From an optimization exercise on the open Yosys and OpenROAD flow, aimed at small area and a short achievable clock period; shortcuts taken in it are not production practice. In this exercise RTL edits were held to simulation tests only and were not proved equivalent to the original. Some runs may be left out. An edit can pass the tests and still lose a function that they never use. No activity file was given, so power comes from the tool's default toggle rates.

--- design/flow/constraint.sdc ---
create_clock -name core_clock -period 12.0 [get_ports {clk}]
set_input_delay 2.4000 -clock core_clock [delete_from_list [all_inputs] [get_ports {clk}]]
set_output_delay 2.4000 -clock core_clock [all_outputs]
set_load 0.01 [all_outputs]
--- design/flow/config.mk ---
export PLATFORM = sky130hd
export DESIGN_NAME = PC
export DESIGN_NICKNAME = PC
export VERILOG_FILES = /design/flow/design.v
export SDC_FILE = /design/flow/constraint.sdc
export NUM_CORES = 4
export LEC_CHECK = 0
export CAP_MARGIN = 20
export CELL_PAD_IN_SITES_GLOBAL_PLACEMENT = 2
export CORE_MARGIN = 2
export CORE_UTILIZATION = 25
export GPL_ROUTABILITY_DRIVEN = 1
export PLACE_DENSITY = 0.32
export SETUP_SLACK_MARGIN = 0.5
export SLEW_MARGIN = 20
--- design/flow/design.v ---
module sign_extend(
    input logic[15:0] Imm,
    output logic[31:0] SignImm
);
    assign SignImm = {{16{Imm[15]}}, Imm};
endmodule
module MUX_RegDst(
    input logic RegDst,
    input logic[31:0] Instr,
    output logic[5:0] RegDst_out
);
    assign RegDst_out = RegDst ? Instr[15:11] : Instr[20:16];
endmodule
module MUX_MemtoReg(
    input logic MemtoReg,
    input logic[31:0] ALUResult, RD,
    output logic[31:0] MemtoReg_out
);
    assign MemtoReg_out = MemtoReg ? RD : ALUResult;
endmodule
module MUX_ALUSrc(
    input logic ALUSrc,
    input logic[31:0] RD2, SignImm,
    output logic[31:0] ALUSrc_out
);
    assign ALUSrc_out = ALUSrc ? SignImm : RD2;
endmodule
module data_memory(
    input logic clk, rst,
    input logic[31:0] A, WD,
    input logic WE,
    output logic[31:0] RD, probe
);
    logic[31:0] memory [31:0];
    logic[4:0] low_5_bits;
    assign low_5_bits = A[4:0];
    assign RD = memory[low_5_bits];
    assign probe = memory[low_5_bits];
    genvar i;
    generate
        for(i = 0; i < 32; i++) begin : words
            always @(posedge clk or negedge rst)
                if(!rst)
                    memory[i] <= i;
                else if(WE && low_5_bits == i)
                    memory[i] <= WD;
        end
    endgenerate
endmodule
module register_file(
	input logic clk, rst,
	input logic [4:0] A1, A2, A3,
	input logic [31:0] WD3,
	input logic WE3,
	output logic [31:0] RD1, RD2, probe
);
	logic [31:0] registers [31:0];
	assign RD1 = registers[A1];
	assign RD2 = registers[A2];
	assign probe = registers[A3];
	genvar i;
	generate
		for(i = 0; i < 32; i++) begin : regs
			always @(posedge clk or negedge rst)
				if(!rst)
					registers[i] <= i;
				else if(WE3 && A3 == i)
					registers[i] <= WD3;
		end
	endgenerate
endmodule
module ALU( 
	input logic[31:0] SrcA, SrcB,
	input logic[2:0] ALUControl,
	output logic[31:0] ALUResult
);
	always_comb
		case(ALUControl)
			3'b010: ALUResult <= SrcA + SrcB;
			3'b110: ALUResult <= SrcA - SrcB;
			default: ALUResult <= 0;
		endcase
endmodule
module instruction_register(
    input logic clk, rst,
    input logic[31:0] D,
    output logic[31:0] RD
);
    always @(posedge clk or negedge rst)
    begin
        if(!rst)
            RD <= 32'b0;
        else
            RD <= D;
    end
endmodule
module  SevenSegmentDisplay(
	input logic[3:0] number,
	output logic[6:0] display
);
	always_comb
	case(number)
		4'b0000 : display = 7'b0000001;
		4'b0001 : display = 7'b1001111;
		4'b0010 : display = 7'b0010010;
		4'b0011 : display = 7'b0000110;
		4'b0100 : display = 7'b1001100;
		4'b0101 : display = 7'b0100100;
		4'b0110 : display = 7'b0100000;
		4'b0111 : display = 7'b0001111;
		4'b1000 : display = 7'b0000000;
		4'b1001 : display = 7'b0000100;
		4'b1010 : display = 7'b0001000;
		4'b1011 : display = 7'b1100000;
		4'b1100 : display = 7'b0110001;
		4'b1101 : display = 7'b1000010;
		4'b1110 : display = 7'b0110000;
		4'b1111 : display = 7'b0111000;
		default : display = 7'b0000000;
	endcase
endmodule
module PC(
	input logic clk, rst,
    input logic[31:0] instruction_in,
    input logic RegWrite, MemWrite,
    output logic[31:0] probe_register_file,
    output logic[31:0] probe_data_memory,
	 output logic[6:0] display1, display2
);
    logic[31:0] instruction;
    instruction_register instruction_register_inst(clk, rst, instruction_in, instruction);
    logic[5:0] opcode;
    assign opcode = instruction[31:26];
    logic RegDst, ALUSrc, MemtoReg;
    logic[2:0] ALUControl;
    assign RegDst = opcode[5];
    assign ALUSrc = opcode[4];
    assign ALUControl = opcode[3:1];
    assign MemtoReg = opcode[0];
    logic[31:0] RD1, RD2, WD3;
    logic[4:0] A1, A2, A3;
    assign A1 = instruction[25:21];
    assign A2 = instruction[20:16];
    logic[5:0] RegDst_out;
    MUX_RegDst MUX_RegDst_inst(RegDst, instruction, RegDst_out);
    assign A3 = RegDst_out[4:0];
    register_file register_file_inst(clk, rst, A1, A2, A3, WD3, RegWrite, RD1, RD2, probe_register_file);
    logic[15:0] low_16_bits;
    logic[31:0] SignImm;
    assign low_16_bits = instruction[15:0];
    sign_extend sign_extend_inst(low_16_bits, SignImm);
    logic[31:0] SrcA, SrcB, ALUResult;
    assign SrcA = RD1;
    MUX_ALUSrc MUX_ALUSrc_inst(ALUSrc, RD2, SignImm, SrcB);
    ALU ALU_inst(SrcA, SrcB, ALUControl, ALUResult);
    logic[31:0] WD, RD;
    assign WD = RD2;
    data_memory data_memory_inst(clk, rst, ALUResult, WD, MemWrite, RD, probe_data_memory);
    MUX_MemtoReg MUX_MemtoReg_inst(MemtoReg, ALUResult, RD, WD3);
	 SevenSegmentDisplay SevenSeg1(probe_register_file[8:5], display2);
	 SevenSegmentDisplay SevenSeg2(probe_register_file[3:0], display1);
endmodule
--- design/flow/run.sh ---
#!/bin/bash
# synth_recipe.tcl (not shown) runs the flow's synth.tcl, then flattens the netlist and writes it again
# the make line also repeats each setting of config.mk as NAME=value (left out here)
make -C /OpenROAD-flow-scripts/flow DESIGN_CONFIG=/design/flow/config.mk WORK_HOME=/design/flow/orfs CLKGATE_MAP_FILE= SYNTH_SCRIPT=/design/flow/synth_recipe.tcl finish
==> run_1/detail.png <==
Window x 137 to 187, y 137 to 187 um. Cells in grey, sequential cells in the stronger grey; small squares are vias.
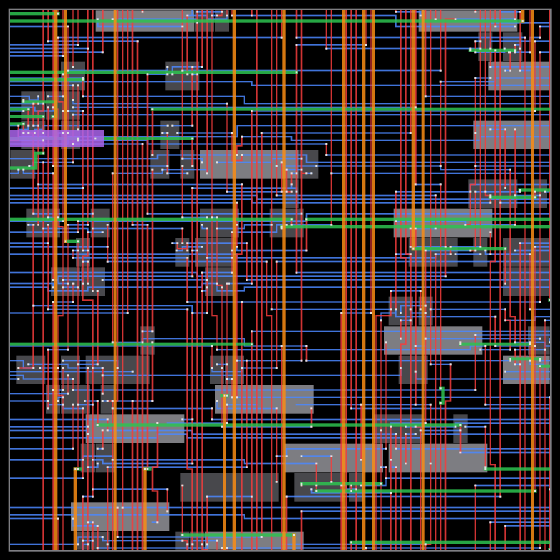
Blue marks metal 1. Green marks metal 3. Red marks metal 2. Orange marks metal 4. Purple marks metal 5.
Most frequent: nor2_1 (16), dfrtp_1 (13), a21oi_1 (9). Netlist names of flops here include `register_file_inst.registers` (13). 67 logic cells have their middle in the window. Sequential cells in the window: 13.

==> run_1/flops_by_reg.png <==
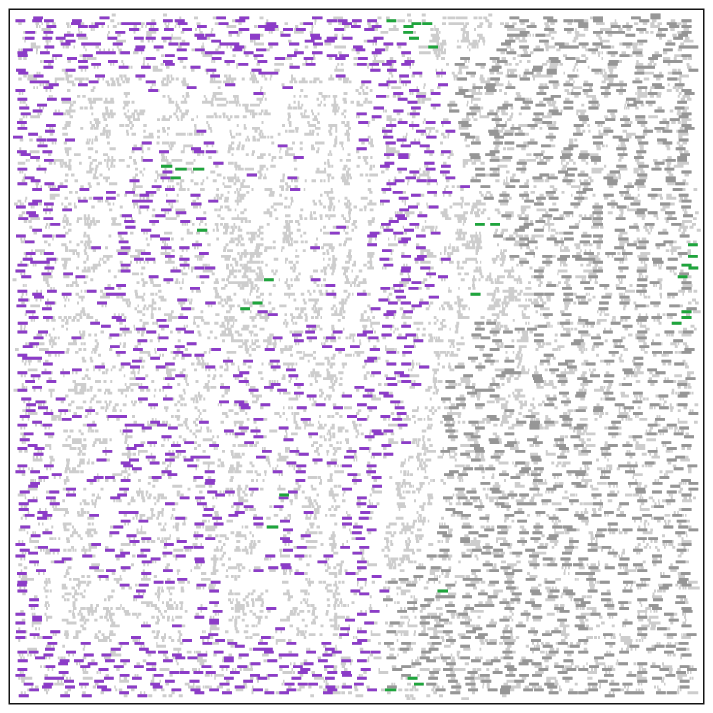
Purple marks `register_file_inst.registers`, placed flops 1024. Green marks `instruction_register_inst.RD`, placed flops 32, where spread over the die.
Another 1024 sequential cells are not coloured.
Seq area share: 42.3%
Core Util, Final: 29.9%
register area: 0.0523 mm2
seq pwr: 0.0131 W

==> run_1/cell_density.png <==
32 x 32 tiles, from black (low) to pale yellow (high), 0 to 100% covered.
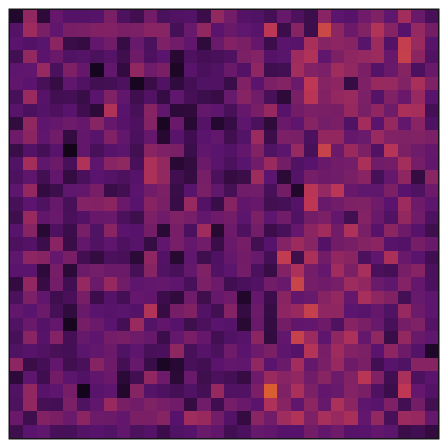
The fullest tile reaches 62%. The densest ninth of the die: north-east. The mean over all tiles is 28%.

==> run_1/layer_met2.png <==
The bar under the picture is 200 um long.
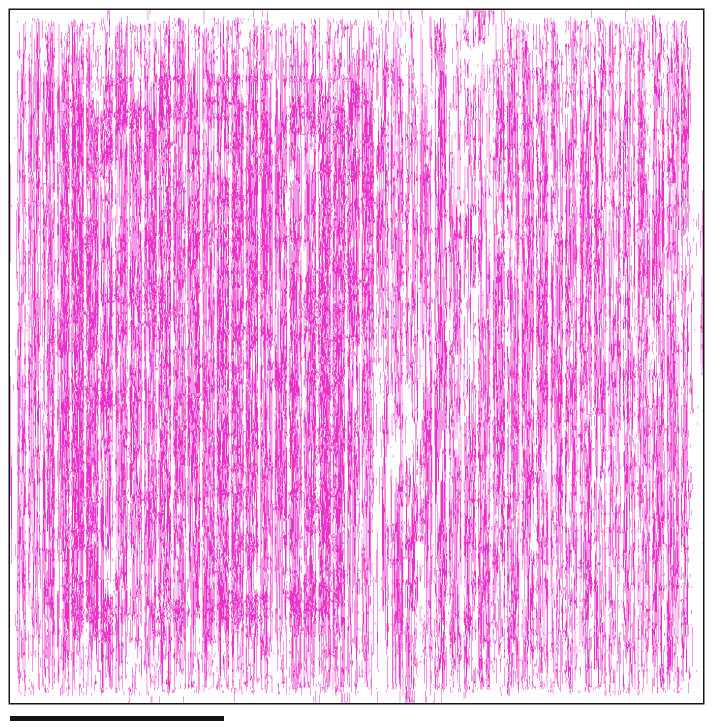
The layer holds 46% of the routed length. The layer carries 368 mm of wire. The wires run mostly vertical. 8447 nets have wire on it. The longest straight run is 288 um.

==> impl_metrics.toml, run 1 <==
[run]
drv_cap = 0

[finish]
syn2layout_area_growth_pct = 19.3
layout-drive-gt1-share_pct = 19.8
final_nets = 10700
reg_top3 = "data_memory_inst.memory: 1024 flops, register_file_inst.registers: 1024 flops, instruction_register_inst.RD: 32 flops"

[die]
die_h_um = 648
die_width_um = 648
ios = 114
fp-row-count = 236
core_area_mm2 = 0.413

[logic_synthesis]
yosys_warnings = 7
synth_simple_gate_area_share_pct = 14.2
ys_seq_area_share_pct = 50.4
avgSynthCellArea_um2 = 9.67
yosysMostFrequentCell = "dfrtp_1"
synth_xor_area_share_pct = 0.431
yosys_register_bits = 2080

[timing]
post-route-period-util_pct = 94.0
slew_violations = 0
fin_hold_ws_ns = 0.462
tightest_slew_ns = 1.28
period_minus_slack_ns = 11.27
max_freq_mhz = 88.7

[power]
power_frac_comb_pct = 25.3
powerDensity_mw_per_mm2 = 236
p_switching_w = 0.0117
power.total_w = 0.0292

[clock_network]
clock_sinks = 2080
tritoncts = "yes"
clkLatencyLatePin_ns = 0.98
clockRootBuffer = "clkbuf_16"
clkTransAtPathRegs_ns = 0.06

[critical_path]
worstRegToRegCells = 27
cp_max_fo = 21
setup.worst_path.start_class = "flip-flop"
path_cells = "buf_4 > nand2_1 > nor2_2 > a22oi_1 > and4_1 > a31oi_4 > mux2i_1 > ha_1 > nand2_1 > o21a_1 > inv_1 > fa_1 > nand2_1 > nor2_1 > nand2_1 > a2111oi_2 > buf_12 > buf_4 > a221oi_1 > o2111ai_1 > nor3_1 > a21oi_2 > clkdlybuf4s50_1"

[routing]
m1WireLength_um = 324000
ant_nets = 0
drc_errors = 0
met3_length_um = 62100
route.met2.wl_um = 368000

[grt]
met1_usage_pct = 46.7
top_usage_layer = "met2"
track_usage_pct = 37.5
grt_pass1_wl_um = 1040000
grt_max_degree = 156

[placement]
post_dp_cell_area_mm2 = 0.114

[status]
outcome = "finished clean"
-- run 1: layout make-up --
| class | instances | area, um2 | area share (%) |
|---|---|---|---|
| sequential | 2080 | 52300 | 42.3 |
| multi-input combinational | 7537 | 49000 | 39.7 |
| clock buffer | 432 | 8420 | 6.81 |
| tap | 5474 | 6850 | 5.54 |
| timing repair buffer | 669 | 5890 | 4.76 |
| clock inverter | 64 | 796 | 0.644 |
| antenna | 94 | 235 | 0.190 |
| inverter | 38 | 143 | 0.115 |
-- run 1: worst max-delay path: cells and delay by family, from the launching register on --
kind / cells / cell delay (ns)
multiplexers: 1 / 0.19
flip-flops: 1 / 0.64
buffers and inverters: 5 / 1.81
AO/OA/AOI/OAI: 7 / 1.92
adder cells (fa/ha/maj): 2 / 1.00
AND/OR/NAND/NOR: 8 / 2.25
-- run 1: cell usage in the layout, fill, tap and decap left out, types with 101 or more instances in the layout --
cell type / n
a21oi_1: 1197
a221oi_1: 251
a222oi_1: 101
a22o_1: 244
a22oi_1: 937
and3_1: 178
buf_4: 517
clkbuf_16: 290
clkdlybuf4s50_1: 106
dfrtp_1: 1912
dfstp_2: 160
mux2_2: 652
nand2_1: 677
nand3_1: 416
nand4_1: 254
nor2_1: 1233
o21ai_0: 384
--- run 2 (changed files replaced; the others as in run 1) ---
==> design/flow/design.v <==
module sign_extend(
    input logic[15:0] Imm,
    output logic[31:0] SignImm
);
    assign SignImm = {{16{Imm[15]}}, Imm};
endmodule
module MUX_RegDst(
    input logic RegDst,
    input logic[31:0] Instr,
    output logic[5:0] RegDst_out
);
    assign RegDst_out = RegDst ? Instr[15:11] : Instr[20:16];
endmodule
module MUX_MemtoReg(
    input logic MemtoReg,
    input logic[31:0] ALUResult, RD,
    output logic[31:0] MemtoReg_out
);
    assign MemtoReg_out = MemtoReg ? RD : ALUResult;
endmodule
module MUX_ALUSrc(
    input logic ALUSrc,
    input logic[31:0] RD2, SignImm,
    output logic[31:0] ALUSrc_out
);
    assign ALUSrc_out = ALUSrc ? SignImm : RD2;
endmodule
module data_memory(
    input logic clk, rst,
    input logic[31:0] SEL, WD,
    input logic WE,
    output logic[31:0] RD, probe
);
    logic[1023:0] words;
    logic[31:0] valid;
    register_file storage(clk, rst, SEL & {32{WE}}, WD, words, valid);
    read_port port(words, valid, SEL, RD);
    assign probe = RD;
endmodule
module register_file(
	input logic clk, rst,
	input logic [31:0] WE,
	input logic [31:0] WD,
	output logic [1023:0] words,
	output logic [31:0] valid
);
	logic [31:0] store [31:0];
	genvar i;
	generate
		for(i = 0; i < 32; i++) begin : regs
			always @(posedge clk)
				if(WE[i])
					store[i] <= WD;
			always @(posedge clk or negedge rst)
				if(!rst)
					valid[i] <= 1'b0;
				else if(WE[i])
					valid[i] <= 1'b1;
			assign words[i*32 +: 32] = {store[i][31:5],
			                           valid[i] ? store[i][4:0] : i[4:0]};
		end
	endgenerate
endmodule
module read_port(
	input logic [1023:0] words,
	input logic [31:0] valid,
	input logic [31:0] sel,
	output logic [31:0] RD
);
	logic [31:0] sel_hi;
	assign sel_hi = sel & valid;
	always_comb begin
		RD = 32'b0;
		for(int j = 0; j < 32; j++)
			RD = RD | (words[j*32 +: 32] & {{27{sel_hi[j]}}, {5{sel[j]}}});
	end
endmodule
module decoder(
	input logic [4:0] A,
	output logic [31:0] Y
);
	genvar i;
	generate
		for(i = 0; i < 32; i++) begin : dec
			assign Y[i] = (A == i);
		end
	endgenerate
endmodule
module ALU_address( 
	input logic[4:0] SrcA, SrcB,
	input logic[2:0] ALUControl,
	output logic[31:0] sel
);
	logic en, sub;
	logic[4:0] b, h, g, p;
	assign en = ALUControl[1] & ~ALUControl[0];
	assign sub = ALUControl[2];
	assign b = SrcB ^ {5{sub}};
	assign h = SrcA ^ b;
	assign g = SrcA & b;
	assign p = SrcA | b;
	genvar k, i;
	generate
		for(k = 0; k < 32; k++) begin : word
			logic[4:0] c, ok;
			assign c[0] = sub;
			for(i = 1; i < 5; i++) begin : carry
				assign c[i] = k[i-1] ? g[i-1] : p[i-1];
			end
			assign ok = ~(h ^ k[4:0] ^ c);
			assign sel[k] = en ? &ok : (k == 0);
		end
	endgenerate
endmodule
module instruction_register(
    input logic clk, rst,
    input logic[31:0] D,
    output logic[31:0] RD
);
    logic[26:0] q;
    always @(posedge clk or negedge rst)
    begin
        if(!rst)
            q <= 27'b0;
        else
            q <= {D[31:26], D[20:0]};
    end
    assign RD = {q[26:21], 5'b0, q[20:0]};
endmodule
module shadow_register #(parameter W = 32, parameter logic [W-1:0] INIT = '0) (
    input logic clk, rst,
    input logic[W-1:0] D,
    output logic[W-1:0] Q
);
    always @(posedge clk or negedge rst)
        if(!rst)
            Q <= INIT;
        else
            Q <= D;
endmodule
module  SevenSegmentDisplay(
	input logic[3:0] number,
	output logic[6:0] display
);
	always_comb
	case(number)
		4'b0000 : display = 7'b0000001;
		4'b0001 : display = 7'b1001111;
		4'b0010 : display = 7'b0010010;
		4'b0011 : display = 7'b0000110;
		4'b0100 : display = 7'b1001100;
		4'b0101 : display = 7'b0100100;
		4'b0110 : display = 7'b0100000;
		4'b0111 : display = 7'b0001111;
		4'b1000 : display = 7'b0000000;
		4'b1001 : display = 7'b0000100;
		4'b1010 : display = 7'b0001000;
		4'b1011 : display = 7'b1100000;
		4'b1100 : display = 7'b0110001;
		4'b1101 : display = 7'b1000010;
		4'b1110 : display = 7'b0110000;
		4'b1111 : display = 7'b0111000;
		default : display = 7'b0000000;
	endcase
endmodule
module PC(
	input logic clk, rst,
    input logic[31:0] instruction_in,
    input logic RegWrite, MemWrite,
    output logic[31:0] probe_register_file,
    output logic[31:0] probe_data_memory,
	 output logic[6:0] display1, display2
);
    logic[31:0] instruction;
    instruction_register instruction_register_inst(clk, rst, instruction_in, instruction);
    logic[5:0] opcode;
    assign opcode = instruction[31:26];
    logic RegDst, ALUSrc, MemtoReg;
    logic[2:0] ALUControl;
    assign RegDst = opcode[5];
    assign ALUSrc = opcode[4];
    assign ALUControl = opcode[3:1];
    assign MemtoReg = opcode[0];
    logic[5:0] RegDst_out;
    logic[4:0] A3;
    MUX_RegDst MUX_RegDst_inst(RegDst, instruction, RegDst_out);
    assign A3 = RegDst_out[4:0];
    logic[31:0] RT, P, MS;
    logic[31:0] SA, SB, ALUResult;
    logic CIN;
    assign ALUResult = SA + SB + {31'b0, CIN};
    logic[31:0] RD, WD3;
    data_memory data_memory_inst(clk, rst, MS, RT, MemWrite, RD, probe_data_memory);
    MUX_MemtoReg MUX_MemtoReg_inst(MemtoReg, ALUResult, RD, WD3);
    logic[31:0] A3_dec;
    logic[1023:0] words;
    logic[31:0] valid;
    decoder A3_decoder(A3, A3_dec);
    register_file register_file_inst(clk, rst, A3_dec & {32{RegWrite}}, WD3, words, valid);
    logic[5:0] op_n;
    logic[4:0] rs_n, rt_n, a3_n;
    logic[5:0] a3_mux;
    assign op_n = instruction_in[31:26];
    assign rs_n = instruction_in[25:21];
    assign rt_n = instruction_in[20:16];
    MUX_RegDst MUX_RegDst_next(op_n[5], instruction_in, a3_mux);
    assign a3_n = a3_mux[4:0];
    logic[31:0] rs_dec, rt_dec, a3_dec;
    decoder rs_decoder(rs_n, rs_dec);
    decoder rt_decoder(rt_n, rt_dec);
    decoder a3_decoder(a3_n, a3_dec);
    logic[31:0] rs_rd, rt_rd, a3_rd;
    read_port port_rs(words, valid, rs_dec, rs_rd);
    read_port port_rt(words, valid, rt_dec, rt_rd);
    read_port port_a3(words, valid, a3_dec, a3_rd);
    logic[31:0] RS_d, RT_d, P_d, MS_d;
    assign RS_d = (RegWrite && A3 == rs_n) ? WD3 : rs_rd;
    assign RT_d = (RegWrite && A3 == rt_n) ? WD3 : rt_rd;
    assign P_d  = (RegWrite && A3 == a3_n) ? WD3 : a3_rd;
    logic[31:0] SignImm_n, SrcB_n;
    sign_extend sign_extend_next(instruction_in[15:0], SignImm_n);
    MUX_ALUSrc MUX_ALUSrc_next(op_n[4], RT_d, SignImm_n, SrcB_n);
    ALU_address ALU_address_next(RS_d[4:0], SrcB_n[4:0], op_n[3:1], MS_d);
    logic en_n, sub_n;
    logic[31:0] SA_d, SB_d;
    assign en_n = op_n[2] & ~op_n[1];
    assign sub_n = op_n[3];
    assign SA_d = RS_d & {32{en_n}};
    assign SB_d = (SrcB_n ^ {32{sub_n}}) & {32{en_n}};
    shadow_register shadow_sa(clk, rst, SA_d, SA);
    shadow_register shadow_sb(clk, rst, SB_d, SB);
    shadow_register #(1) shadow_cin(clk, rst, en_n & sub_n, CIN);
    shadow_register shadow_rt(clk, rst, RT_d, RT);
    shadow_register shadow_p(clk, rst, P_d, P);
    shadow_register #(32, 32'd1) shadow_ms(clk, rst, MS_d, MS);
    assign probe_register_file = P;
	 SevenSegmentDisplay SevenSeg1(probe_register_file[8:5], display2);
	 SevenSegmentDisplay SevenSeg2(probe_register_file[3:0], display1);
endmodule
==> design/flow/config.mk <==
export PLATFORM = sky130hd
export DESIGN_NAME = PC
export DESIGN_NICKNAME = PC
export VERILOG_FILES = /design/flow/design.v
export SDC_FILE = /design/flow/constraint.sdc
export NUM_CORES = 4
export LEC_CHECK = 0
export CAP_MARGIN = 20
export CORE_MARGIN = 2
export CORE_UTILIZATION = 45
export GPL_ROUTABILITY_DRIVEN = 1
export GPL_TIMING_DRIVEN = 1
export PLACE_DENSITY = 0.55
export SETUP_SLACK_MARGIN = 5
export SLEW_MARGIN = 20
==> run_2/cell_density.png <==
24 x 24 tiles, from black (low) to pale yellow (high), 0 to 100% covered.
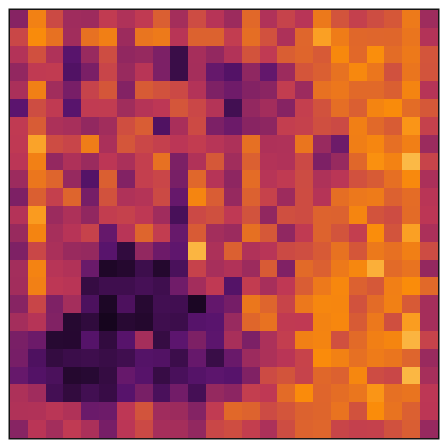
The emptiest ninth of the die: south-west. 2.6% of the tiles are over 75% full. The mean over all tiles is 49%.

==> run_2/detail.png <==
Window x 93 to 143, y 93 to 143 um. Cells in grey, sequential cells in the stronger grey; small squares are vias.
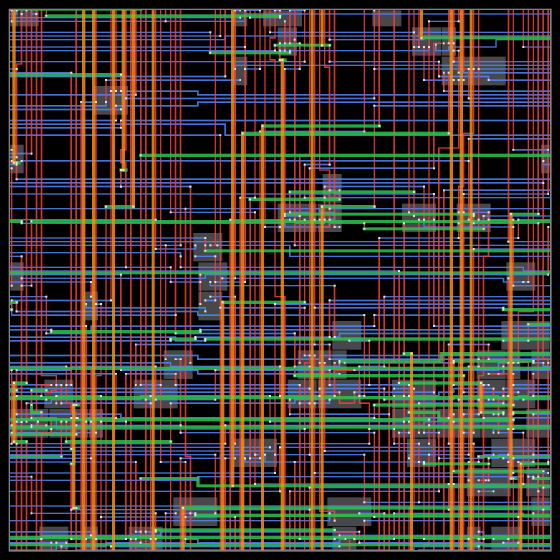
Blue marks metal 1. Orange marks metal 4. Green marks metal 3. Red marks metal 2.
59 logic cells have their middle in the window. Sequential cells in the window: 0. Most frequent: nand2_1 (11), and3_4 (9), and3_2 (8).

==> run_2/flops_by_reg.png <==
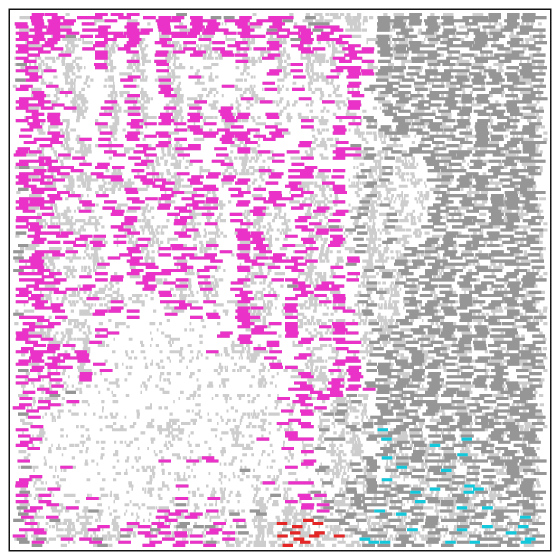
Cyan marks `data_memory_inst.storage.valid`, placed flops 32, where south-east. Magenta marks `register_file_inst.store`, placed flops 1024. Red marks `instruction_register_inst.q`, placed flops 12, where south.
Another 1217 sequential cells are not coloured.
seq pwr: 0.00959 W
Seq area share: 60.1%
register area: 0.0674 mm2
Core Util, Final: 51.8%

==> run_2/placement.png <==
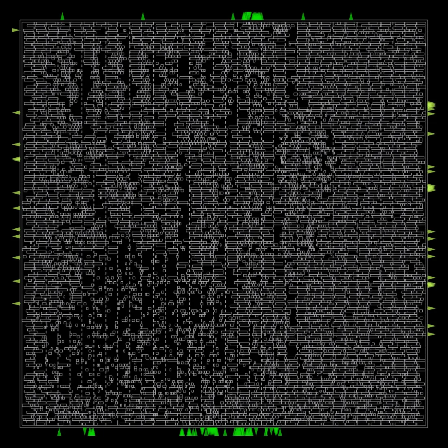
core area: 0.217 mm2
Row Count: 171

==> run 2 against run 1 <==
Cell count down 38%. Critical path depth down 6. Highest routed layer unchanged. Area after synthesis down 5.6%. Flip-flop and latch count up 205.
==> impl_metrics.toml, run 2 <==
[status]
outcome = "finished clean"

[logic_synthesis]
yosys_register_bits = 2285
synth_nets = 6954
ys_seq_area_share_pct = 68.9
synth_simple_gate_area_share_pct = 8.29
avgSynthCellArea_um2 = 14.3
yosys_warnings = 8
yosysMostFrequentCell = "edfxtp_1"
synth_xor_area_share_pct = 0.589

[power]
p_switching_w = 0.00534
power_frac_comb_pct = 11.5
powerDensity_mw_per_mm2 = 174

[critical_path]
setup.worst_path.start_class = "primary input"
path_cells = "clkdlybuf4s50_1 > nor2b_2 > buf_4 > and3_2 > buf_4 > a222oi_1 > nand4_1 > o21ai_0 > inv_1 > ha_1 > xor2_2 > nand2_1 > nor2_2 > nand3b_1 > a211oi_1 > nor4_1 > nand2_1"
crit_buf_inv = 4
worstRegToRegCells = 20
cp_max_fo = 28
worst-path-stages = 17
cpLargestDelayFamily = "buffers and inverters"

[finish]
final_common_cell = "edfxtp_1"
reg_top3 = "data_memory_inst.storage.store: 1024 flops, register_file_inst.store: 1024 flops"
syn2layout_area_growth_pct = 14.7
layout-drive-gt1-share_pct = 14.1
layout_common_cells = "edfxtp_1, a22oi_1, a221oi_1"

[routing]
route.met2.wl_um = 230000
drc_errors = 0
ant_nets = 0
met3_length_um = 83700
m1WireLength_um = 193000

[grt]
grt_pass1_wl_um = 719000
track_usage_pct = 48.8
grt_max_degree = 70
met1_usage_pct = 60.5
top_usage_layer = "met2"

[clock_network]
clkLatencyLatePin_ns = 0.96
clockRootBuffer = "clkbuf_16"
tritoncts = "yes"
clock_sinks = 2285

[timing]
tightest_slew_ns = 1.36
max_freq_mhz = 141
period_minus_slack_ns = 7.09
slew_violations = 0
post-route-period-util_pct = 59.1

[run]
drv_cap = 0

[placement]
post_dp_cell_area_mm2 = 0.104

[die]
ios = 114
-- run 2: changes by cell type after synthesis, sizes merged, moves of 224 or more --
cell / previous run / this run
dfrtp: 1920 / 236
a221oi: 255 / 483
a21oi: 1218 / 156
nor2: 1319 / 245
nand3: 422 / 123
mux2: 652 / 7
a22oi: 959 / 735
nand2: 704 / 221
edfxtp: 0 / 2048
o21ai: 389 / 139
clkbuf: 884 / 399
-- run 2: stage by stage --
step / total power [W] / worst slack, ns
floorplan: 0.0105 / 5.73
global placement: 0.0118 / 3.34
detailed placement: 0.0119 / 3.46
CTS: 0.0194 / 4.99
global route: 0.0198 / 5.01
finish: 0.0195 / 4.91
-- run 2: cell type report --
cell class                      instances  area [um2]  area share (%)
Sequential cell                      2285       67400            60.1
Tap cell                             2854        3570            3.18
Clock buffer                          308        6340            5.65
Clock inverter                        130        1740            1.55
Multi-Input combinational cell       4001       29100            25.9
Inverter                               98         368           0.328
Timing Repair Buffer                  438        3600            3.21
Antenna cell                           35        87.6          0.0780
-- run 2: cell families after synthesis --
group,Yosys count
simple gates,1499
mux,48
xor+xnor,59
flops,2285
buf+inv,580
compound gates,2343
fa+ha+maj,52

==> afterwards: timing with drivers on the ports <==
How much do the figures lean on ideal ports? The routed layouts below were timed once more, with nothing changed but the port constraints. Step 1: set_driving_cell puts a clkbuf_16 on clk and a buf_2 on each other input, an assumption about the parent block. Step 2 moves the port delays by t, midway between the first and last clock arrival at a register: inputs arrive t later, outputs are due t later. That takes back most of the time a late clock gives input paths. a / b / c = ideal ports / drivers / drivers and shift; a / b = the first two.
| run | t, ns | setup slack, ns | worst hold slack (ns) | latest minus earliest clock arrival (ns) | pins driven straight from the clock port |
|---|---|---|---|---|---|
| run 1 | 1.052 | 0.725 / 0.613 / 1.455 | 0.462 / 0.462 / 0.462 | 0.074 / 0.073 | 1 |
| run 2 | 1.014 | 4.913 / 4.977 / 3.972 | 0.459 / 0.459 / 0.459 | 0.085 / 0.085 | 1 |
After both steps every run listed still meets setup and hold. The setup slack of run 2, which loses most, moves by +0.064 ns with the drivers and by -0.941 ns with both steps.
